This is an optimization exercise on Yosys and OpenROAD, whose aim is small area, a short achievable clock period and few clock cycles per item, not a production implementation. The RTL was checked by simulation tests, not by an equivalence proof against the original design.

==> design.v <==
module lenet (
    input wire clk,
    input wire rst_n,
    input wire compute_start,
    output reg compute_finish,
    input wire [31:0] scale_CONV1,
    input wire [31:0] scale_CONV2,
    input wire [31:0] scale_CONV3,
    input wire [31:0] scale_FC1,
    input wire [31:0] scale_FC2,
    output reg [ 3:0] sram_weight_wea0,
    output reg [15:0] sram_weight_addr0,
    output reg [31:0] sram_weight_wdata0,
    input wire [31:0] sram_weight_rdata0,
    output reg [ 3:0] sram_weight_wea1,
    output reg [15:0] sram_weight_addr1,
    output reg [31:0] sram_weight_wdata1,
    input wire [31:0] sram_weight_rdata1,
    output reg [ 3:0] sram_act_wea0,
    output reg [15:0] sram_act_addr0,
    output reg [31:0] sram_act_wdata0,
    input wire [31:0] sram_act_rdata0,
    output reg [ 3:0] sram_act_wea1,
    output reg [15:0] sram_act_addr1,
    output reg [31:0] sram_act_wdata1,
    input wire [31:0] sram_act_rdata1
);
    reg [2:0] state, next_state;
    wire load_done, layer_done, do_store;
    wire [8*8-1:0] in_act;  
    wire [10*8-1:0] weight;  
    wire [8*8-1:0] out_act;  
    reg [9:0] scale;
    wire [7:0] wea;
    wire [9:0] load_act_addr0, load_act_addr1, store_act_addr0, store_act_addr1;
    reg in_rst_n;
    reg in_compute_start;
    reg out_compute_finish;
    reg [9:0] in_scale_CONV1, in_scale_CONV2, in_scale_CONV3, in_scale_FC1;
    wire [13:0] out_sram_weight_addr0, out_sram_weight_addr1;
    reg [31:0] in_sram_weight_rdata0, in_sram_weight_rdata1;
    wire [3:0] out_sram_act_wea0, out_sram_act_wea1;
    reg [9:0] out_sram_act_addr0, out_sram_act_addr1;
    wire [31:0] out_sram_act_wdata0, out_sram_act_wdata1;
    reg [31:0] in_sram_act_rdata0, in_sram_act_rdata1;
    always @(posedge clk) begin
        in_rst_n <= rst_n;
        in_compute_start <= compute_start;
        in_scale_CONV1 <= scale_CONV1;
        in_scale_CONV2 <= scale_CONV2;
        in_scale_CONV3 <= scale_CONV3;
        in_scale_FC1 <= scale_FC1;
        in_sram_weight_rdata0 <= sram_weight_rdata0;
        in_sram_weight_rdata1 <= sram_weight_rdata1;
        in_sram_act_rdata0 <= sram_act_rdata0;
        in_sram_act_rdata1 <= sram_act_rdata1;
        compute_finish <= out_compute_finish;
        sram_weight_wea0 <= 1'b0;  
        sram_weight_addr0 <= out_sram_weight_addr0;
        sram_weight_wdata0 <= 1'b0;  
        sram_weight_wea1 <= 1'b0;  
        sram_weight_addr1 <= out_sram_weight_addr1;
        sram_weight_wdata1 <= 1'b0;  
        sram_act_wea0 <= out_sram_act_wea0;
        sram_act_addr0 <= out_sram_act_addr0;
        sram_act_wdata0 <= out_sram_act_wdata0;
        sram_act_wea1 <= out_sram_act_wea1;
        sram_act_addr1 <= out_sram_act_addr1;
        sram_act_wdata1 <= out_sram_act_wdata1;
    end  
    reg [6*3-1:0] state_delay;  
    reg [5:0] do_store_delay;  
    reg [2:0] layer_done_delay;  
    always @(posedge clk) begin
        if(!in_rst_n) begin
            state_delay <= 1'b0;
            do_store_delay <= 1'b0;
            layer_done_delay <= 1'b0;
        end
        else begin
            state_delay <= {state_delay[14:0], state[2:0]};
            do_store_delay <= {do_store_delay[4:0], do_store};
            layer_done_delay <= {layer_done_delay[1:0], layer_done};
        end
    end
    load_act lda(
        .clk(clk),
        .rst_n(in_rst_n),
        .state(state),
        .stop(do_store_delay[0]),
        .in_act(in_act),
        .load_done(load_done),
        .sram_act_addr0(load_act_addr0), .sram_act_addr1(load_act_addr1),
        .sram_act_rdata0(in_sram_act_rdata0), .sram_act_rdata1(in_sram_act_rdata1)     
    );
    load_weight ldw(
        .clk(clk),
        .rst_n(in_rst_n),
        .state(state),
        .stop(do_store_delay[0]),
        .data_state(state_delay[8:6]),
        .weight(weight),
        .sram_weight_addr0(out_sram_weight_addr0), .sram_weight_addr1(out_sram_weight_addr1),
        .sram_weight_rdata0(in_sram_weight_rdata0), .sram_weight_rdata1(in_sram_weight_rdata1)    
    );
    layer ly(
        .clk(clk),
        .rst_n(in_rst_n),
        .state(state_delay[17:12]),
        .next_mul_state(state_delay[11:9]),
        .stop(do_store_delay[5:4]),
        .weight(weight),
        .in_act(in_act),
        .scale(scale),
        .out_act(out_act),
        .wea(wea),
        .do_store(do_store),
        .layer_done(layer_done)
    );
    store sd(
        .clk(clk),
        .rst_n(in_rst_n),
        .state(state_delay[17:15]),
        .do_store(do_store),
        .out_act(out_act),
        .wea(wea),
        .sram_act_wea0(out_sram_act_wea0), .sram_act_wea1(out_sram_act_wea1),
        .sram_act_addr0(store_act_addr0), .sram_act_addr1(store_act_addr1),
        .sram_act_wdata0(out_sram_act_wdata0), .sram_act_wdata1(out_sram_act_wdata1)    
    );
    always @(posedge clk) begin
        if(!in_rst_n) state <= 3'd0;       
        else state <= next_state;        
    end
    always @(*) begin    
        if(do_store_delay[0]) begin  
            out_sram_act_addr0 = store_act_addr0;
            out_sram_act_addr1 = store_act_addr1;
        end
        else begin  
            out_sram_act_addr0 = load_act_addr0;
            out_sram_act_addr1 = load_act_addr1;
        end
        case(state)
            3'd0: begin
                next_state = in_compute_start ? 3'd1 : 3'd0;
            end
            3'd1: begin
                next_state = load_done? 3'd2: 3'd1;   
            end      
            3'd2: begin
                next_state = load_done? 3'd3: 3'd2;  
            end  
            3'd3: begin
                next_state = load_done? 3'd4: 3'd3;   
            end  
            3'd4: begin
                next_state = load_done? 3'd5: 3'd4;    
            end  
            3'd5: begin
                next_state = load_done? 3'd6: 3'd5;     
            end  
            default: begin  
                next_state = layer_done_delay[2]? 3'd0: 3'd6;
            end
        endcase
        case(state_delay[17:15])
            3'd1: scale = in_scale_CONV1;
            3'd2: scale = in_scale_CONV2;
            3'd3: scale = in_scale_CONV3;
            3'd4: scale = in_scale_FC1;
            default: scale = 0;
        endcase
        case(state)
            3'd6: out_compute_finish = layer_done_delay[2];
            default: out_compute_finish = 1'b0;    
        endcase
    end
endmodule
module load_act(
    input wire clk,
    input wire rst_n,
    input wire [2:0] state,
    input wire stop,
    output reg [8*8-1:0] in_act,  
    output reg load_done,
    output reg [9:0] sram_act_addr0, sram_act_addr1,
    input wire [31:0] sram_act_rdata0, sram_act_rdata1
);
    reg [3:0] cnt_unit1, next_cnt_unit1;
    reg [6:0] cnt_unit2, next_cnt_unit2;
    reg [9:0] cnt_unit3, next_cnt_unit3;
    reg [13:0] cnt_unit4, next_cnt_unit4;
    reg unit1_bound, unit2_bound, unit3_bound, unit4_bound;
    reg [9:0] act_idx, next_act_idx;
    reg [8*8-1:0] next_in_act;
    reg [9:0] next_act_addr0, next_act_addr1;
    reg next_load_done;
    always @(posedge clk) begin
        if (!rst_n) begin
            cnt_unit1 <= 1'b0;
            cnt_unit2 <= 1'b0;
            cnt_unit3 <= 1'b0;
            cnt_unit4 <= 1'b0;
            act_idx <= 1'b0;
            in_act <= 1'b0;
            sram_act_addr0 <= 16'b0;
            sram_act_addr1 <= 16'b1;
            load_done <= 1'b0;
        end
        else begin
            cnt_unit1 <= next_cnt_unit1;
            cnt_unit2 <= next_cnt_unit2;
            cnt_unit3 <= next_cnt_unit3;
            cnt_unit4 <= next_cnt_unit4;
            act_idx <= next_act_idx;
            in_act <= next_in_act;
            sram_act_addr0 <= next_act_addr0;
            sram_act_addr1 <= next_act_addr1;  
            load_done <= next_load_done; 
        end
    end
    always @(*) begin
        if(!stop) begin
            case(state)
                3'd1: begin
                    unit1_bound = (cnt_unit1 == 4'd6-1);
                    unit2_bound = (cnt_unit2 == 7'd42-1); 
                    unit3_bound = (cnt_unit3 == 10'd588-1); 
                    unit4_bound = (cnt_unit4 == 14'd3528-1); 
                    next_cnt_unit1 = unit1_bound? 1'b0: (cnt_unit1 + 1'b1);
                    next_cnt_unit2 = unit2_bound? 1'b0: (cnt_unit2 + 1'b1);
                    next_cnt_unit3 = unit3_bound? 1'b0: (cnt_unit3 + 1'b1);
                    next_cnt_unit4 = unit4_bound? 1'b0: (cnt_unit4 + 1'b1);
                    if(unit4_bound)
                        next_act_idx = 10'd256;  
                    else begin
                        if(unit3_bound)
                            next_act_idx = 1'b0;  
                        else begin
                            if(unit2_bound)
                                next_act_idx = act_idx + 10'd10;  
                            else
                                next_act_idx = unit1_bound? (act_idx + 1'b1): act_idx;  
                        end        
                    end   
                    next_act_addr0 = act_idx + cnt_unit1*8;  
                    next_act_addr1 = act_idx + cnt_unit1*8 + 1'b1;              
                    next_in_act = {sram_act_rdata1, sram_act_rdata0};   
                    next_load_done = unit4_bound;
                end
                3'd2: begin
                    unit1_bound = (cnt_unit1 == 4'd6-1);
                    unit2_bound = (cnt_unit2 == 7'd108-1);
                    unit3_bound = (cnt_unit3 == 10'd540-1);
                    unit4_bound = (cnt_unit4 == 14'd8640-1);
                    next_cnt_unit1 = unit1_bound? 1'b0: (cnt_unit1 + 1'b1);
                    next_cnt_unit2 = unit2_bound? 1'b0: (cnt_unit2 + 1'b1);
                    next_cnt_unit3 = unit3_bound? 1'b0: (cnt_unit3 + 1'b1);
                    next_cnt_unit4 = unit4_bound? 1'b0: (cnt_unit4 + 1'b1);
                    if(unit4_bound)
                        next_act_idx = 10'd592;  
                    else begin
                        if(unit3_bound) 
                            next_act_idx = 10'd256;  
                        else begin
                            case(cnt_unit2)
                                7'd36-1, 7'd72-1: next_act_idx = act_idx - 10'd280 + 1'b1;  
                                7'd108-1: next_act_idx = act_idx - 10'd280 + 10'd6;  
                                default: next_act_idx = unit1_bound? (act_idx + 10'd56): act_idx;  
                            endcase  
                        end   
                    end
                    next_act_addr0 = act_idx + cnt_unit1*4;  
                    next_act_addr1 = act_idx + cnt_unit1*4 + 1'b1;  
                    next_in_act = {sram_act_rdata1, sram_act_rdata0}; 
                    next_load_done = unit4_bound;
                end
                3'd3: begin
                    unit1_bound = (cnt_unit1 == 4'd5-1);  
                    unit2_bound = (cnt_unit2 == 7'd5-1);  
                    unit3_bound = (cnt_unit3 == 10'd50-1); 
                    unit4_bound = (cnt_unit4 == 14'd6000-1); 
                    next_cnt_unit1 = unit1_bound? 1'b0: (cnt_unit1 + 1'b1);
                    next_cnt_unit2 = unit2_bound? 1'b0: (cnt_unit2 + 1'b1);
                    next_cnt_unit3 = unit3_bound? 1'b0: (cnt_unit3 + 1'b1); 
                    next_cnt_unit4 = unit4_bound? 1'b0: (cnt_unit4 + 1'b1);
                    next_act_idx = unit4_bound? 10'd692: act_idx;  
                    next_act_addr0 = act_idx + cnt_unit3*2;
                    next_act_addr1 = act_idx + cnt_unit3*2 + 1'b1;  
                    next_in_act = {sram_act_rdata1, sram_act_rdata0}; 
                    next_load_done = unit4_bound;
                end
                3'd4: begin
                    unit1_bound = (cnt_unit1 == 4'd15-1);  
                    unit2_bound = (cnt_unit2 == 7'd15-1);  
                    unit3_bound = (cnt_unit3 == 10'd15-1); 
                    unit4_bound = (cnt_unit4 == 14'd1260-1);
                    next_cnt_unit1 = unit1_bound? 1'b0: (cnt_unit1 + 1'b1);
                    next_cnt_unit2 = unit2_bound? 1'b0: (cnt_unit2 + 1'b1);
                    next_cnt_unit3 = unit3_bound? 1'b0: (cnt_unit3 + 1'b1); 
                    next_cnt_unit4 = unit4_bound? 1'b0: (cnt_unit4 + 1'b1);
                    next_act_idx =  unit4_bound? 10'd722: act_idx;  
                    next_act_addr0 = act_idx + cnt_unit3*2;
                    next_act_addr1 = act_idx + cnt_unit3*2 + 1'b1;  
                    next_in_act = {sram_act_rdata1, sram_act_rdata0}; 
                    next_load_done = unit4_bound;
                end
                3'd5: begin
                    unit1_bound = (cnt_unit1 == 4'd11-1);  
                    unit2_bound = (cnt_unit2 == 7'd11-1);  
                    unit3_bound = (cnt_unit3 == 10'd11-1); 
                    unit4_bound = (cnt_unit4 == 14'd110-1);
                    next_cnt_unit1 = unit1_bound? 1'b0: (cnt_unit1 + 1'b1);
                    next_cnt_unit2 = unit2_bound? 1'b0: (cnt_unit2 + 1'b1);
                    next_cnt_unit3 = unit3_bound? 1'b0: (cnt_unit3 + 1'b1); 
                    next_cnt_unit4 = unit4_bound? 1'b0: (cnt_unit4 + 1'b1);
                    next_act_idx = act_idx;
                    next_act_addr0 = act_idx + cnt_unit3*2;
                    next_act_addr1 = act_idx + cnt_unit3*2 + 1'b1;  
                    next_in_act = {sram_act_rdata1, sram_act_rdata0}; 
                    next_load_done = unit4_bound;
                end
                default: begin
                    unit1_bound = 1'b0;
                    unit2_bound = 1'b0;
                    unit3_bound = 1'b0;
                    unit4_bound = 1'b0;
                    next_cnt_unit1 = cnt_unit1;
                    next_cnt_unit2 = cnt_unit2;
                    next_cnt_unit3 = cnt_unit3;
                    next_cnt_unit4 = cnt_unit4;
                    next_act_idx = act_idx;
                    next_act_addr0 = sram_act_addr0;
                    next_act_addr1 = sram_act_addr1;
                    next_in_act = {sram_act_rdata1, sram_act_rdata0};
                    next_load_done = load_done;
                end
            endcase
        end
        else begin
            unit1_bound = 1'b0;
            unit2_bound = 1'b0;
            unit3_bound = 1'b0;
            unit4_bound = 1'b0;
            next_cnt_unit1 = cnt_unit1;
            next_cnt_unit2 = cnt_unit2;
            next_cnt_unit3 = cnt_unit3;
            next_cnt_unit4 = cnt_unit4;
            next_act_idx = act_idx;
            next_act_addr0 = sram_act_addr0;
            next_act_addr1 = sram_act_addr1;
            next_in_act = {sram_act_rdata1, sram_act_rdata0};
            next_load_done = load_done;
        end
    end
endmodule
module load_weight (
    input wire clk,
    input wire rst_n,
    input wire [2:0] state,
    input wire stop,
    input wire [2:0] data_state,  
    output reg [10*8-1:0] weight,  
    output reg [13:0] sram_weight_addr0, sram_weight_addr1,
    input wire [31:0] sram_weight_rdata0, sram_weight_rdata1
);
    reg [3:0] cnt_unit1, next_cnt_unit1;
    reg [5:0] cnt_unit2, next_cnt_unit2;
    reg [12:0] cnt_unit3, next_cnt_unit3;
    reg unit1_bound, unit2_bound, unit3_bound;
    reg [13:0] weight_idx, next_weight_idx;
    reg [10*8-1:0] next_weight;
    reg [13:0] next_weight_addr0, next_weight_addr1;
    always @(posedge clk) begin
        if (!rst_n) begin
            cnt_unit1 <= 1'b0;
            cnt_unit2 <= 1'b0;
            cnt_unit3 <= 1'b0;
            weight_idx <= 1'b0;
            weight <= 1'b0;
            sram_weight_addr0 <= 16'b0;
            sram_weight_addr1 <= 16'b1;
        end
        else begin
            cnt_unit1 <= next_cnt_unit1;
            cnt_unit2 <= next_cnt_unit2;
            cnt_unit3 <= next_cnt_unit3;
            weight_idx <= next_weight_idx;
            weight <= next_weight;
            sram_weight_addr0 <= next_weight_addr0;
            sram_weight_addr1 <= next_weight_addr1;   
        end
    end
    always @(*) begin
        if(!stop) begin
            case(state)
                3'd1: begin
                    unit1_bound = (cnt_unit1 == 4'd6-1);
                    unit2_bound = (cnt_unit2 == 6'd6-1);  
                    unit3_bound = (cnt_unit3 == 13'd588-1); 
                    next_cnt_unit1 = unit1_bound? 1'b0: (cnt_unit1 + 1'b1);
                    next_cnt_unit2 = unit2_bound? 1'b0: (cnt_unit2 + 1'b1);
                    next_cnt_unit3 = unit3_bound? 1'b0: (cnt_unit3 + 1'b1);
                    next_weight_idx = unit3_bound? (weight_idx + 10'd10): weight_idx;  
                    next_weight_addr0 = unit1_bound? sram_weight_addr0: (weight_idx + cnt_unit1*2);  
                    next_weight_addr1 = unit1_bound? sram_weight_addr1: (weight_idx + cnt_unit1*2 + 1'b1);                       
                end 
                3'd2: begin
                    unit1_bound = (cnt_unit1 == 4'd6-1);
                    unit2_bound = (cnt_unit2 == 6'd36-1);
                    unit3_bound = (cnt_unit3 == 13'd540-1);
                    next_cnt_unit1 = unit1_bound? 1'b0: (cnt_unit1 + 1'b1);
                    next_cnt_unit2 = unit2_bound? 1'b0: (cnt_unit2 + 1'b1);
                    next_cnt_unit3 = unit3_bound? 1'b0: (cnt_unit3 + 1'b1);
                    if(unit3_bound)
                        next_weight_idx = weight_idx + 10'd10;  
                    else begin
                        if(unit2_bound)
                            next_weight_idx = weight_idx - 10'd50;  
                        else
                            next_weight_idx = unit1_bound? (weight_idx + 10'd10): weight_idx;  
                    end
                    next_weight_addr0 = unit1_bound? sram_weight_addr0: (weight_idx + cnt_unit1*2);  
                    next_weight_addr1 = unit1_bound? sram_weight_addr1: (weight_idx + cnt_unit1*2 + 1'b1);                           
                end
                3'd3: begin
                    unit1_bound = (cnt_unit1 == 4'd6-1);  
                    unit2_bound = (cnt_unit2 == 6'd6-1);  
                    unit3_bound = (cnt_unit3 == 13'd6000-1);
                    next_cnt_unit1 = unit1_bound? 1'b0: (cnt_unit1 + 1'b1);
                    next_cnt_unit2 = unit2_bound? 1'b0: (cnt_unit2 + 1'b1);
                    next_cnt_unit3 = unit3_bound? 1'b0: (cnt_unit3 + 1'b1);
                    next_weight_idx = unit3_bound? 16'd13020: weight_idx;  
                    next_weight_addr0 = weight_idx + cnt_unit3*2;
                    next_weight_addr1 = weight_idx + cnt_unit3*2 + 1'b1;                           
                end
                3'd4: begin
                    unit1_bound = (cnt_unit1 == 4'd6-1);  
                    unit2_bound = (cnt_unit2 == 6'd6-1);  
                    unit3_bound = (cnt_unit3 == 13'd1260-1);
                    next_cnt_unit1 = unit1_bound? 1'b0: (cnt_unit1 + 1'b1);
                    next_cnt_unit2 = 1'b0;
                    next_cnt_unit3 = unit3_bound? 1'b0: (cnt_unit3 + 1'b1);
                    next_weight_idx = unit3_bound? 16'd15540: weight_idx;  
                    next_weight_addr0 = weight_idx + cnt_unit3*2;
                    next_weight_addr1 = weight_idx + cnt_unit3*2 + 1'b1;                           
                end
                3'd5: begin
                    unit1_bound = (cnt_unit1 == 4'd11-1);
                    unit2_bound = (cnt_unit2 == 6'd1-1);
                    unit3_bound = (cnt_unit3 == 13'd110-1);  
                    next_cnt_unit1 = unit1_bound? 1'b0: (cnt_unit1 + 1'b1);
                    next_cnt_unit2 = unit1_bound? (cnt_unit2 + 1'b1): cnt_unit2;
                    next_cnt_unit3 = unit3_bound? 1'b0: (cnt_unit3 + 1'b1);
                    next_weight_idx = unit1_bound? (weight_idx + 16'd21): weight_idx;
                    next_weight_addr0 = weight_idx + cnt_unit1*2;
                    next_weight_addr1 = unit1_bound? (16'd15750 + cnt_unit2): (weight_idx + cnt_unit1*2 + 1'b1);  
                end
                default: begin
                    unit1_bound = 1'b0;
                    unit2_bound = 1'b0;
                    unit3_bound = 1'b0;
                    next_cnt_unit1 = cnt_unit1;
                    next_cnt_unit2 = cnt_unit2;
                    next_cnt_unit3 = cnt_unit3;
                    next_weight_idx = weight_idx;
                    next_weight_addr0 = sram_weight_addr0;
                    next_weight_addr1 = sram_weight_addr1;
                end
            endcase
        end
        else begin
            unit1_bound = 1'b0;
            unit2_bound = 1'b0;
            unit3_bound = 1'b0;
            next_cnt_unit1 = cnt_unit1;
            next_cnt_unit2 = cnt_unit2;
            next_cnt_unit3 = cnt_unit3;
            next_weight_idx = weight_idx;
            next_weight_addr0 = sram_weight_addr0;
            next_weight_addr1 = sram_weight_addr1;
        end
        case(data_state)
            3'd1, 3'd2: next_weight = {weight[39:0], sram_weight_rdata1[7:0], sram_weight_rdata0};
            3'd3, 3'd4, 3'd5, 3'd6: next_weight = {16'b0, sram_weight_rdata1, sram_weight_rdata0};
            default: next_weight = weight;
        endcase
    end
endmodule
module layer (
    input wire clk,
    input wire rst_n,
    input wire [5:0] state,  
    input wire [2:0] next_mul_state,  
    input wire [1:0] stop,  
    input wire [10*8-1:0] weight,  
    input wire [8*8-1:0] in_act,  
    input wire [9:0] scale,
    output reg [8*8-1:0] out_act,  
    output reg [7:0] wea,
    output reg do_store,
    output reg layer_done
);
    reg [8:0] cnt_unit1, next_cnt_unit1;
    reg [13:0] cnt_unit2, next_cnt_unit2;
    reg [8*32-1:0] psum;  
    wire [8*32-1:0] next_psum;  
    wire [2*32-1:0] max;  
    wire [2*8-1:0] cur_out_act;  
    reg [8*8-1:0] next_out_act;  
    reg [7:0] next_wea;
    reg next_layer_done, next_do_store;
    mul_iw mul1(  
        .clk(clk),
        .rst_n(rst_n),
        .state(state[2:0]),  
        .next_state(next_mul_state),
        .stop(stop[0]),
        .psum(psum),  
        .weight(weight),
        .in_act(in_act),
        .next_psum(next_psum)  
    );
    comparator cmp1(  
        .in({psum[191:128], psum[63:0]}),  
        .max(max[31:0])  
    ); 
    comparator cmp2(  
        .in({psum[255:192], psum[127:64]}),  
        .max(max[63:32])  
    );  
    rqc r1(  
        .in(max[31:0]),  
        .scale(scale),
        .out(cur_out_act[7:0])  
    );
    rqc r2(  
        .in(max[63:32]),  
        .scale(scale),
        .out(cur_out_act[15:8])  
    );
    always @(posedge clk) begin
        if(!rst_n) begin
            cnt_unit1 <= 1'b0;
            cnt_unit2 <= 1'b0;
            psum <= 1'b0;
            out_act <= 1'b0;
            wea <= 1'b0;
            do_store <= 1'b0;
            layer_done <= 1'b0;
        end
        else begin
            cnt_unit1 <= next_cnt_unit1;
            cnt_unit2 <= next_cnt_unit2;
            psum <= next_psum;
            out_act <= next_out_act;
            wea <= next_wea;
            do_store <= next_do_store;
            layer_done <= next_layer_done;
        end
    end
    always @(*) begin
        next_out_act = out_act;
        if(!stop[1]) begin
            case(state[5:3])  
                3'd1: begin 
                    next_cnt_unit1 = (cnt_unit1 == 9'd42-1)? 1'b0: (cnt_unit1 + 1'b1);
                    next_cnt_unit2 = (cnt_unit2 == 14'd3528-1)? 1'b0: (cnt_unit2 + 1'b1);
                    case(cnt_unit1)
                        9'd6-1, 9'd30-1: next_out_act = {48'b0, cur_out_act};
                        9'd12-1, 9'd36-1: next_out_act[31:16] = cur_out_act;
                        9'd18-1, 9'd42-1: next_out_act[47:32] = cur_out_act;
                        9'd24-1: next_out_act[63:48] = cur_out_act;
                    endcase
                    next_do_store = (cnt_unit1 == 9'd24-1) | (cnt_unit1 == 9'd42-1);
                    next_layer_done = (cnt_unit2 == 14'd3528-1);
                    next_wea = 8'b1111_1111;
                end
                3'd2: begin
                    next_cnt_unit1 = (cnt_unit1 == 9'd432-1)? 1'b0: (cnt_unit1 + 1'b1);
                    next_cnt_unit2 = (cnt_unit2 == 14'd8640-1)? 1'b0: (cnt_unit2 + 1'b1);
                    case(cnt_unit1)
                        9'd36-1: next_out_act = {48'b0, cur_out_act};
                        9'd72-1: next_out_act[31:16] = cur_out_act;
                        9'd108-1: next_out_act[39:32] = cur_out_act[7:0];
                        9'd144-1: next_out_act = {40'b0, cur_out_act, 8'b0};
                        9'd180-1: next_out_act[39:24] = cur_out_act;
                        9'd216-1: next_out_act[47:40] = cur_out_act[7:0];
                        9'd252-1: next_out_act = {32'b0, cur_out_act, 16'b0};
                        9'd288-1: next_out_act[47:32] = cur_out_act;
                        9'd324-1: next_out_act[55:48] = cur_out_act[7:0];
                        9'd360-1: next_out_act = {24'b0, cur_out_act, 24'b0};
                        9'd396-1: next_out_act[55:40] = cur_out_act;
                        9'd432-1: next_out_act[63:56] = cur_out_act[7:0];
                    endcase
                    case(cnt_unit1)
                        9'd108-1: next_wea = 8'b0001_1111;
                        9'd216-1: next_wea = 8'b0011_1110;
                        9'd324-1: next_wea = 8'b0111_1100;
                        9'd432-1: next_wea = 8'b1111_1000;
                        default: next_wea = 8'b0000_0000;
                    endcase
                    next_do_store = (cnt_unit1 == 9'd108-1) | (cnt_unit1 == 9'd216-1) | (cnt_unit1 == 9'd324-1) | (cnt_unit1 == 9'd432-1);
                    next_layer_done = (cnt_unit2 == 14'd8640-1);
                end
                3'd3: begin
                    next_cnt_unit1 = (cnt_unit1 == 9'd400-1)? 1'b0: (cnt_unit1 + 1'b1);
                    next_cnt_unit2 = (cnt_unit2 == 14'd6000-1)? 1'b0: (cnt_unit2 + 1'b1);
                    case(cnt_unit1)
                        9'd50-1: next_out_act[7:0] = cur_out_act[7:0];
                        9'd100-1: next_out_act[15:8] = cur_out_act[7:0];
                        9'd150-1: next_out_act[23:16] = cur_out_act[7:0];
                        9'd200-1: next_out_act[31:24] = cur_out_act[7:0];
                        9'd250-1: next_out_act[39:32] = cur_out_act[7:0];
                        9'd300-1: next_out_act[47:40] = cur_out_act[7:0];
                        9'd350-1: next_out_act[55:48] = cur_out_act[7:0];
                        9'd400-1: next_out_act[63:56] = cur_out_act[7:0];
                    endcase
                    next_wea = 8'b1111_1111;
                    next_do_store = (cnt_unit1 == 9'd400-1);
                    next_layer_done = (cnt_unit2 == 14'd6000-1);
                end
                3'd4: begin
                    next_cnt_unit1 = ((cnt_unit1 == 9'd120-1) | (cnt_unit2 == 14'd1260-1))? 1'b0: (cnt_unit1 + 1'b1);
                    next_cnt_unit2 = (cnt_unit2 == 14'd1260-1)? 1'b0: (cnt_unit2 + 1'b1);
                    case(cnt_unit1)
                        9'd15-1: next_out_act[7:0] = cur_out_act[7:0];
                        9'd30-1: next_out_act[15:8] = cur_out_act[7:0];
                        9'd45-1: next_out_act[23:16] = cur_out_act[7:0];
                        9'd60-1: next_out_act[31:24] = cur_out_act[7:0];
                        9'd75-1: next_out_act[39:32] = cur_out_act[7:0];
                        9'd90-1: next_out_act[47:40] = cur_out_act[7:0];
                        9'd105-1: next_out_act[55:48] = cur_out_act[7:0];
                        9'd120-1: next_out_act[63:56] = cur_out_act[7:0];
                    endcase
                    next_wea = (cnt_unit2 == 14'd1260-1)? 8'b0000_1111: 8'b1111_1111;
                    next_do_store = (cnt_unit1 == 9'd120-1) | (cnt_unit2 == 14'd1260-1);
                    next_layer_done = (cnt_unit2 == 14'd1260-1);
                end
                3'd5: begin
                    next_cnt_unit1 = (cnt_unit1 == 9'd22-1)? 1'b0: (cnt_unit1 + 1'b1);
                    next_cnt_unit2 = (cnt_unit2 == 14'd110-1)? 1'b0: (cnt_unit2 + 1'b1);
                    case(cnt_unit1)
                        9'd11-2: next_out_act[31:0] = next_psum[31:0];
                        9'd22-2: next_out_act[63:32] = next_psum[31:0];
                    endcase
                    next_wea = 8'b1111_1111;
                    next_do_store = (cnt_unit1 == 9'd22-2);
                    next_layer_done = (cnt_unit2 == 14'd110-2);
                end
                default: begin
                    next_cnt_unit1 = cnt_unit1;
                    next_cnt_unit2 = cnt_unit2;
                    next_do_store = do_store;
                    next_layer_done = layer_done;
                    next_wea = wea;
                end
            endcase
        end
        else begin
            next_cnt_unit1 = cnt_unit1;
            next_cnt_unit2 = cnt_unit2;
            next_do_store = do_store;
            next_layer_done = layer_done;
            next_wea = wea;
        end
    end
endmodule
module mul_iw(
    input wire clk,
    input wire rst_n,
    input wire [2:0] state,
    input wire [2:0] next_state,
    input wire stop,
    input wire [8*32-1:0] psum,  
    input wire [10*8-1:0] weight,  
    input wire [8*8-1:0] in_act,  
    output reg [8*32-1:0] next_psum  
);
    integer i;
    reg [5:0] cnt_unit1, next_cnt_unit1;
    wire [2:0] psum_state = ((state == 3'd2) && (next_state == 3'd3))? 3'd3: state;
    always @(posedge clk) begin
        if(!rst_n) begin
            cnt_unit1 <= 1'b0;
        end
        else begin
            cnt_unit1 <= next_cnt_unit1;
        end
    end
    always @(*) begin
        if(!stop) begin
            case(state)
                3'd1: next_cnt_unit1 = (cnt_unit1 == 6'd6-1)? 1'b0: (cnt_unit1 + 1'b1);
                3'd2: next_cnt_unit1 = (cnt_unit1 == 6'd36-1)? 1'b0: (cnt_unit1 + 1'b1);
                3'd3: next_cnt_unit1 = (cnt_unit1 == 6'd50-1)? 1'b0: (cnt_unit1 + 1'b1);
                3'd4: next_cnt_unit1 = (cnt_unit1 == 6'd15-1)? 1'b0: (cnt_unit1 + 1'b1);
                3'd5: next_cnt_unit1 = (cnt_unit1 == 6'd11-1)? 1'b0: (cnt_unit1 + 1'b1);
                default: next_cnt_unit1 = cnt_unit1;
            endcase
            case(psum_state)
                3'd1, 3'd2: begin
                    case(cnt_unit1)
                        6'd0: begin
                            for(i = 0; i < 4; i = i+1) begin
                                next_psum[i*32 +: 32] = ($signed(in_act[i*8 +: 8])*$signed(weight[7:0]) + $signed(in_act[(i+1)*8 +: 8])*$signed(weight[15:8])) + 
                                                        ($signed(in_act[(i+2)*8 +: 8])*$signed(weight[23:16]) + $signed(in_act[(i+3)*8 +: 8])*$signed(weight[31:24])) + 
                                                        $signed(in_act[(i+4)*8 +: 8])*$signed(weight[39:32]);
                            end
                            next_psum[32*8-1:32*4] = 1'b0;
                        end
                        6'd6, 6'd12, 6'd18, 6'd24, 6'd30: begin
                            for(i = 0; i < 4; i = i+1) begin
                                next_psum[i*32 +: 32] = ($signed(in_act[i*8 +: 8])*$signed(weight[7:0]) + $signed(in_act[(i+1)*8 +: 8])*$signed(weight[15:8])) + 
                                                        ($signed(in_act[(i+2)*8 +: 8])*$signed(weight[23:16]) + $signed(in_act[(i+3)*8 +: 8])*$signed(weight[31:24])) + 
                                                        $signed(in_act[(i+4)*8 +: 8])*$signed(weight[39:32]) + $signed(psum[i*32 +: 32]);
                            end
                            next_psum[32*8-1:32*4] = psum[32*8-1:32*4];
                        end
                        6'd5, 6'd11, 6'd17, 6'd23, 6'd29, 6'd35: begin
                            next_psum[32*4-1:0] = psum[32*4-1:0];
                            for(i = 0; i < 4; i = i+1) begin
                                next_psum[(i+4)*32 +: 32] = ($signed(in_act[i*8 +: 8])*$signed(weight[47:40]) + $signed(in_act[(i+1)*8 +: 8])*$signed(weight[55:48])) + 
                                                            ($signed(in_act[(i+2)*8 +: 8])*$signed(weight[63:56]) + $signed(in_act[(i+3)*8 +: 8])*$signed(weight[71:64])) + 
                                                            $signed(in_act[(i+4)*8 +: 8])*$signed(weight[79:72]) + $signed(psum[(i+4)*32 +: 32]);
                            end
                        end
                        default: begin
                            for(i = 0; i < 4; i = i+1) begin
                                next_psum[i*32 +: 32] = ($signed(in_act[i*8 +: 8])*$signed(weight[7:0]) + $signed(in_act[(i+1)*8 +: 8])*$signed(weight[15:8])) + 
                                                        ($signed(in_act[(i+2)*8 +: 8])*$signed(weight[23:16]) + $signed(in_act[(i+3)*8 +: 8])*$signed(weight[31:24])) + 
                                                        $signed(in_act[(i+4)*8 +: 8])*$signed(weight[39:32]) + $signed(psum[i*32 +: 32]);
                            end
                            for(i = 0; i < 4; i = i+1) begin
                                next_psum[(i+4)*32 +: 32] = ($signed(in_act[i*8 +: 8])*$signed(weight[47:40]) + $signed(in_act[(i+1)*8 +: 8])*$signed(weight[55:48])) + 
                                                            ($signed(in_act[(i+2)*8 +: 8])*$signed(weight[63:56]) + $signed(in_act[(i+3)*8 +: 8])*$signed(weight[71:64])) + 
                                                            $signed(in_act[(i+4)*8 +: 8])*$signed(weight[79:72]) + $signed(psum[(i+4)*32 +: 32]);
                            end
                        end
                    endcase
                end
                3'd3, 3'd4: begin
                    next_psum[255:32] = 1'b0;
                    case(cnt_unit1)
                        6'd0: begin
                            next_psum[31:0] = (($signed(in_act[7:0])*$signed(weight[7:0]) + $signed(in_act[15:8])*$signed(weight[15:8])) +
                                            ($signed(in_act[23:16])*$signed(weight[23:16]) + $signed(in_act[31:24])*$signed(weight[31:24]))) + 
                                            (($signed(in_act[39:32])*$signed(weight[39:32]) + $signed(in_act[47:40])*$signed(weight[47:40])) + 
                                            ($signed(in_act[55:48])*$signed(weight[55:48]) + $signed(in_act[63:56])*$signed(weight[63:56])));
                        end
                        default: begin
                            next_psum[31:0] = (($signed(in_act[7:0])*$signed(weight[7:0]) + $signed(in_act[15:8])*$signed(weight[15:8])) +
                                            ($signed(in_act[23:16])*$signed(weight[23:16]) + $signed(in_act[31:24])*$signed(weight[31:24]))) + 
                                            (($signed(in_act[39:32])*$signed(weight[39:32]) + $signed(in_act[47:40])*$signed(weight[47:40])) + 
                                            ($signed(in_act[55:48])*$signed(weight[55:48]) + $signed(in_act[63:56])*$signed(weight[63:56]))) +
                                            $signed(psum[31:0]);
                        end
                    endcase
                end
                3'd5: begin
                    next_psum[255:32] = 1'b0;
                    case(cnt_unit1)
                        6'd0: begin
                            next_psum[31:0] = (($signed(in_act[7:0])*$signed(weight[7:0]) + $signed(in_act[15:8])*$signed(weight[15:8])) +
                                            ($signed(in_act[23:16])*$signed(weight[23:16]) + $signed(in_act[31:24])*$signed(weight[31:24]))) + 
                                            (($signed(in_act[39:32])*$signed(weight[39:32]) + $signed(in_act[47:40])*$signed(weight[47:40])) + 
                                            ($signed(in_act[55:48])*$signed(weight[55:48]) + $signed(in_act[63:56])*$signed(weight[63:56])));
                        end
                        6'd11-1: begin  
                            next_psum[31:0] = (($signed(in_act[7:0])*$signed(weight[7:0]) + $signed(in_act[15:8])*$signed(weight[15:8])) +
                                            ($signed(in_act[23:16])*$signed(weight[23:16]) + $signed(in_act[31:24])*$signed(weight[31:24]))) +
                                            $signed(psum[31:0]) + $signed(weight[63:32]);
                        end
                        default: begin
                            next_psum[31:0] = (($signed(in_act[7:0])*$signed(weight[7:0]) + $signed(in_act[15:8])*$signed(weight[15:8])) +
                                            ($signed(in_act[23:16])*$signed(weight[23:16]) + $signed(in_act[31:24])*$signed(weight[31:24]))) + 
                                            (($signed(in_act[39:32])*$signed(weight[39:32]) + $signed(in_act[47:40])*$signed(weight[47:40])) + 
                                            ($signed(in_act[55:48])*$signed(weight[55:48]) + $signed(in_act[63:56])*$signed(weight[63:56]))) +
                                            $signed(psum[31:0]);
                        end
                    endcase
                end
                default: next_psum = psum;
            endcase
        end
        else begin
            next_psum = psum;
            next_cnt_unit1 = cnt_unit1;
        end
    end
endmodule
module comparator(  
    input wire [4*32-1:0] in,  
    output reg [31:0] max  
);  
    always @(*) begin
        if($signed(in[31:0]) > $signed(in[63:32])) begin
            if($signed(in[95:64]) > $signed(in[127:96]))
                max = ($signed(in[31:0]) > $signed(in[95:64]))? $signed(in[31:0]): $signed(in[95:64]);
            else
                max = ($signed(in[31:0]) > $signed(in[127:96]))? $signed(in[31:0]): $signed(in[127:96]);
        end
        else begin
            if($signed(in[95:64]) > $signed(in[127:96]))
                max = ($signed(in[63:32]) > $signed(in[95:64]))? $signed(in[63:32]): $signed(in[95:64]);
            else
                max = ($signed(in[63:32]) > $signed(in[127:96]))? $signed(in[63:32]): $signed(in[127:96]);
        end
    end
endmodule
module rqc(  
    input wire [31:0] in,  
    input [9:0] scale,
    output reg [7:0] out  
);
    reg [31:0] quant;
    always @(*) begin
        if($signed(in) > 0) begin  
            quant = ($signed(scale) * $signed(in)) >>> 16;  
            out = (quant > 32'h7f)? 8'h7f: quant[7:0];  
        end
        else begin
            quant = 32'b0;
            out = 8'b0;
        end
    end
endmodule
module store(
    input wire clk,
    input wire rst_n,
    input wire [2:0] state,
    input wire do_store,
    input wire [8*8-1:0] out_act,  
    input wire [7:0] wea,
    output reg [3:0] sram_act_wea0, sram_act_wea1,
    output reg [9:0] sram_act_addr0, sram_act_addr1,
    output reg [31:0] sram_act_wdata0, sram_act_wdata1
);
    reg [3:0] next_act_wea0, next_act_wea1;
    reg [9:0] next_act_addr0, next_act_addr1;
    reg [31:0] next_sram_act_wdata0, next_sram_act_wdata1;
    always @(posedge clk) begin
        if(!rst_n) begin
            sram_act_wea0 <= 4'b0;
            sram_act_wea1 <= 4'b0;
            sram_act_addr0 <= 16'd0; 
            sram_act_addr1 <= 16'd0;
            sram_act_wdata0 <= 32'b0;
            sram_act_wdata1 <= 32'b0;
        end
        else begin
            sram_act_wea0 <= next_act_wea0;
            sram_act_wea1 <= next_act_wea1;
            sram_act_addr0 <= next_act_addr0; 
            sram_act_addr1 <= next_act_addr1; 
            sram_act_wdata0 <= next_sram_act_wdata0;
            sram_act_wdata1 <= next_sram_act_wdata1;
        end
    end
    always @(*) begin
        if(do_store) begin
            next_act_wea0 = wea[3:0];
            next_act_wea1 = wea[7:4]; 
            next_sram_act_wdata0 = out_act[31:0];
            next_sram_act_wdata1 = out_act[63:32];
            case(state)
                3'd1, 3'd3, 3'd4: begin                 
                    next_act_addr0 = sram_act_addr0 + 2'd2;
                    next_act_addr1 = sram_act_addr1 + 2'd2;      
                end
                3'd2: begin
                    case(wea) 
                        8'b0001_1111: begin
                            next_act_addr0 = sram_act_addr0 + 2'd2;
                            next_act_addr1 = sram_act_addr1 + 2'd2; 
                        end
                        default: begin
                            next_act_addr0 = sram_act_addr0 + 2'd1;
                            next_act_addr1 = sram_act_addr1 + 2'd1; 
                        end
                    endcase                   
                end
                3'd5: begin
                    if(sram_act_addr0 == 16'd742) begin  
                        next_act_addr0 = sram_act_addr0 + 2'd1;
                        next_act_addr1 = sram_act_addr1 + 2'd1; 
                    end
                    else begin
                        next_act_addr0 = sram_act_addr0 + 2'd2;
                        next_act_addr1 = sram_act_addr1 + 2'd2; 
                    end
                end
                default: begin                   
                    next_act_addr0 = sram_act_addr0;
                    next_act_addr1 = sram_act_addr1; 
                end
            endcase
        end
        else begin
            next_act_wea0 = 4'b0;
            next_act_wea1 = 4'b0;
            next_sram_act_wdata0 = 1'b0;
            next_sram_act_wdata1 = 1'b0;
            next_act_addr0 = (state == 3'd0)? 16'd256-2: sram_act_addr0;
            next_act_addr1 = (state == 3'd0)? 16'd257-2: sram_act_addr1;
        end
    end
endmodule
==> run.sh <==
#!/bin/bash
# synth_recipe.tcl (not shown) runs the flow's synth.tcl, then flattens the netlist and writes it again
# the make line also repeats each setting of config.mk as NAME=value (left out here)
make -C /OpenROAD-flow-scripts/flow DESIGN_CONFIG=/design/flow/config.mk WORK_HOME=/design/flow/orfs CLKGATE_MAP_FILE= SYNTH_SCRIPT=/design/flow/synth_recipe.tcl finish
==> config.mk <==
export PLATFORM = sky130hd
export DESIGN_NAME = lenet
export DESIGN_NICKNAME = lenet
export VERILOG_FILES = /design/flow/design.v
export SDC_FILE = /design/flow/constraint.sdc
export NUM_CORES = 8
export LEC_CHECK = 0
export CAP_MARGIN = 20
export CORE_MARGIN = 2
export CORE_UTILIZATION = 40
export SLEW_MARGIN = 20
==> constraint.sdc <==
create_clock -name core_clock -period 15.0 [get_ports {clk}]
set_input_delay 3.0000 -clock core_clock [delete_from_list [all_inputs] [get_ports {clk}]]
set_output_delay 3.0000 -clock core_clock [all_outputs]
set_load 0.01 [all_outputs]
### Port wiring

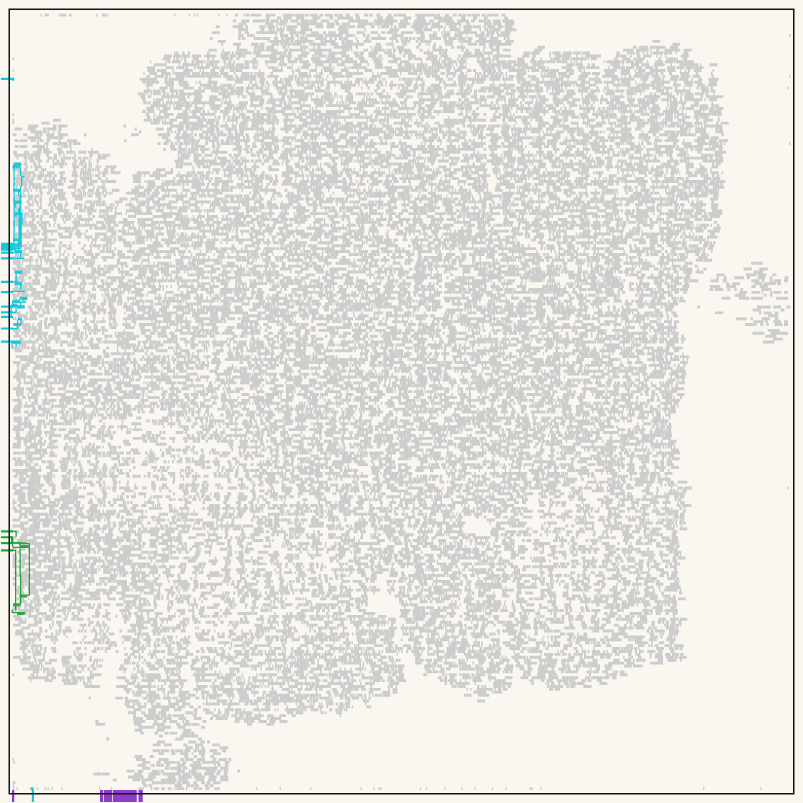
legend:
  green:
    port: sram_act_wea0
    bits: 4
    direction: output
    edge: left
    end_cells: 4
    buffers: 4
    wire: 253 um
  cyan:
    port: sram_weight_addr0
    bits: 16
    direction: output
    edge: 15 left, 1 bottom
    end_cells: 16
    buffers: 14
    wire: 558 um
  purple:
    port: scale_FC2
    bits: 32
    direction: input
    edge: bottom
    end_cells: 0
    buffers: 0

### Pin placement

Pins as bars across the die edge, other pins in grey.
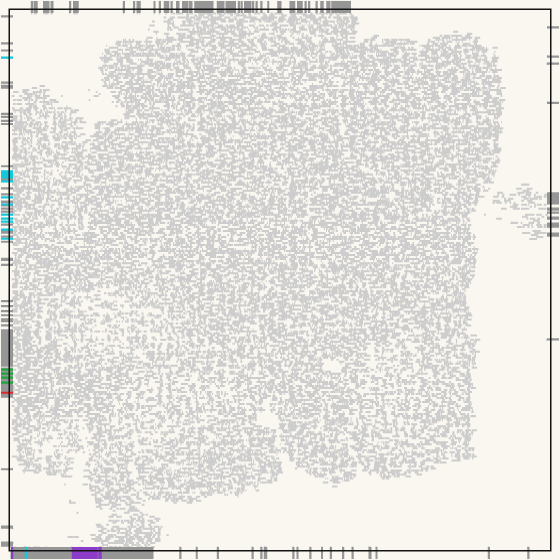
legend:
  cyan:
    port: sram_weight_addr0
    pins: 16
    direction: output
    edge: 15 left, 1 bottom
  purple:
    port: scale_FC2
    pins: 32
    direction: input
    edge: bottom
  red:
    port: rst_n
    pins: 1
    direction: input
    edge: left
  green:
    port: sram_act_wea0
    pins: 4
    direction: output
    edge: left
all pins by edge: 227 bottom, 132 top, 116 left, 25 right

### Top view of the die

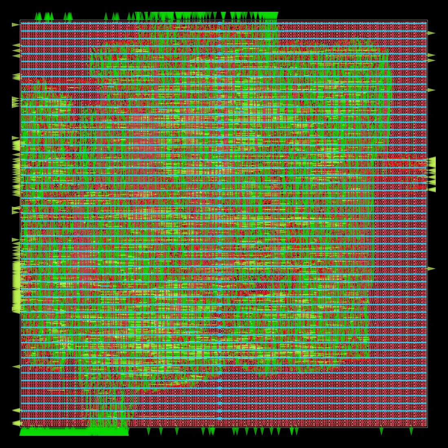
Rows: 266
post-route cell area: 229000 um2
Finished Core Util: 0.436
DRT Wirelength: 698000 um
die width: 730 um

==> qor.yml <==
grt_pass1_vias: 170000
p_int_mw: 7.86
largest_reg_flops: 256
clk_latency_ps: 910
wl_met2_um: 325000
p_sw_mw: 6.29
portBuffers: 291
sh_seq_area: 0.0921
clock_power_mw: 3.58
max_freq_mhz: 69.0
r2r_start: "ldw.weight[18]"
holdWs_ps: 309
die_area_um2: 532000
synth_top_family_by_area: "adder cells"
seq_cells: 1047
wl_per_cell_um: 22.8
post-cts-setup-buffers: 0
power_frac_clock: 0.253
endpoint: "ly.out_act[31]"
total_power_mw: 14.1
grt_pass1_wl_um: 1060000
synth_compound_area_frac: 0.0934
whs_path_depth: 0
areaGrowthSynthToFinish_pct: 8.70
reg2reg_to: "ly.out_act[31]"
slowest_stage: "fa_1"
synth-xor-area-share: 0.0351
mostFrequentLayoutCells: "inv_1, fa_1, nand2_1, ha_1, and2_1"
regArea_um2: 21100
yosysSeqAreaShare: 0.0995
fin_skew_ps: 91.6
num-multi-input-gates: 16600
hold_buffers: 0
route.detailed.drc: 0
tns_ps: 0
avgSynthCellArea_um2: 9.01
cts_buffers: 139
synth_ff_type: "dfxtp_1"
synthMuxAreaShare: 0.00417
yosys.area_share.simple: 0.147
yosysMostFrequentCell: "inv_1"
antenna_found_initial: 53
grtUsageTotal: 0.264
synth_edf_count: 0
placed_area_um2: 224000
highest_layer: "met5"
fin_ws_ps: 500
h-tree-depth: 4
hold_path.startpoint: "sd.sram_act_wdata0[21]"
maxCapViolCount: 0
met1_length_um: 280000
combPwrFrac: 0.532
clkCellAreaFrac: 0.0205
grt-ovfl-total: 0
power_leader: "combinational logic"
cts_resized: 4
clock_buffers: 184
slew_headroom: 0.0573
buf_share: 0.0352
comb_power_mw: 7.53
critPathMostFrequentCell: "fa_1"
hold_path.class: "flop to flop"
grt_use_met1: 0.338
worst-path-buf-inv: 14
nWellTaps: 6968
n_all_inverters: 4709
status: "finished clean"
synth_cells: 23400
async_reset_ff_frac: 0
max_stage_delay_ps: 530
path_depth: 61
antenna_left: 0
wl_met3_um: 50200
diodes: 23
syn_area_um2: 211000
clock-sinks: 1047
pin_count: 500
placed_cells: 30300
fin_crit_sh: 0.967
cts_tree: "built"
dpl.hpwl_um: 571000
nFillCells: 51600
met3_usage: 0.0421
clk_pin_slew_ps: 60
cp.required_ps: 15730
cp-start-kind: "flop"
reg2reg_depth: 61
setup_viol: 0
start_util: 0.402
cts_root_buffer: "clkbuf_16"
place_ws_ps: -376
seqPwrFrac: 0.215
drive_above_1_share: 0.0524
synth_top_area_cell: "fa_1"
slew_violations: 0
Testbench counts, summed over its fixed seeds: cycles 475,872, inferences 24.
### Zoomed window

Window x 527 to 567, y 162 to 202 um. Cells in grey, sequential cells in the stronger grey; small squares are vias.
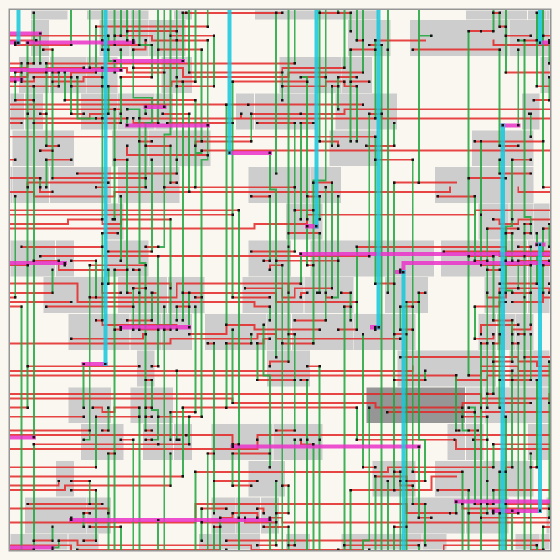
legend:
  cyan:
    layer: metal 4
  green:
    layer: metal 2
  magenta:
    layer: metal 3
  red:
    layer: metal 1
sequential cells in the window: 1
most frequent: ha_1 (21), inv_1 (8), nand2_1 (7)
cells with their middle in the window: 91
netlist names of flops here include: ly.psum (1)

### Metal 2

Bar = 200 um.
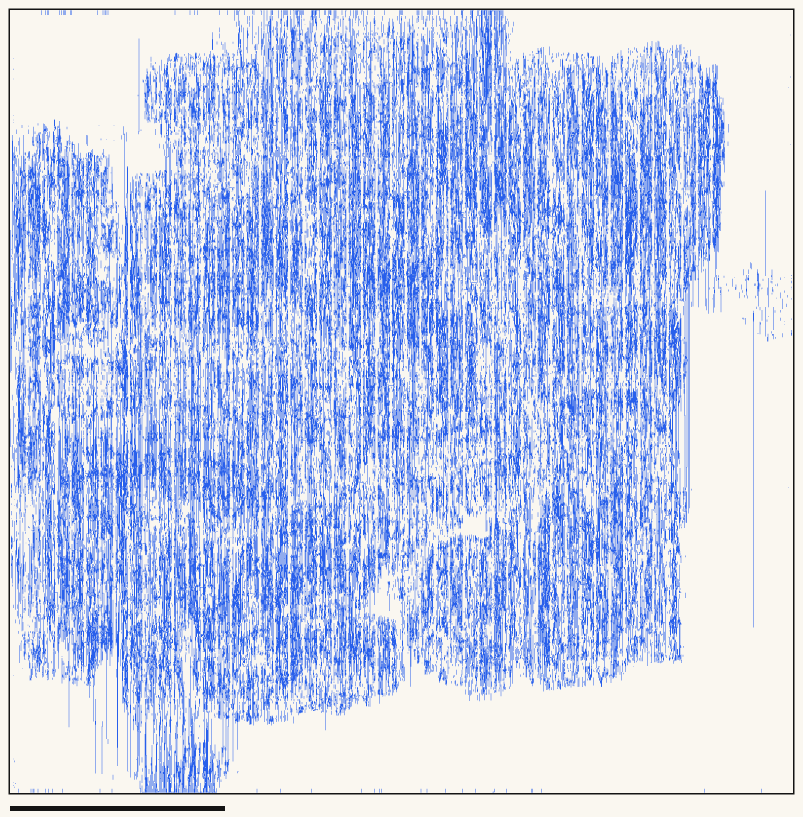
share of all routed wire: 47%
main direction: vertical
wire length on this layer: 325 mm

==> port drivers added, routing unchanged <==
The results above use ideal ports. As a check the final layout listed here was re-extracted and re-timed, cells and wires unchanged. Step 1, drivers: a clkbuf_16 drives clk and a buf_2 each remaining input, both assumed. Step 2, shift: input delay + t, output delay - t, t = (earliest + latest rising clock arrival at the registers) / 2. This alone moves slack from input paths to output paths. a / b / c = ideal / step 1 / step 2; a / b = the first two.
shift t [ns]: 0.995
slack for setup (ns): 0.500 / 0.500 / 0.500
latest minus earliest clock arrival (ns): 0.094 / 0.095
worst data-port slew with drivers (ns): 0.11
cell pins on the clock port's net: 1
After both steps this run still meets setup and hold. The setup slack of this run moves by 0.000 ns with the drivers and by 0.000 ns with both steps.
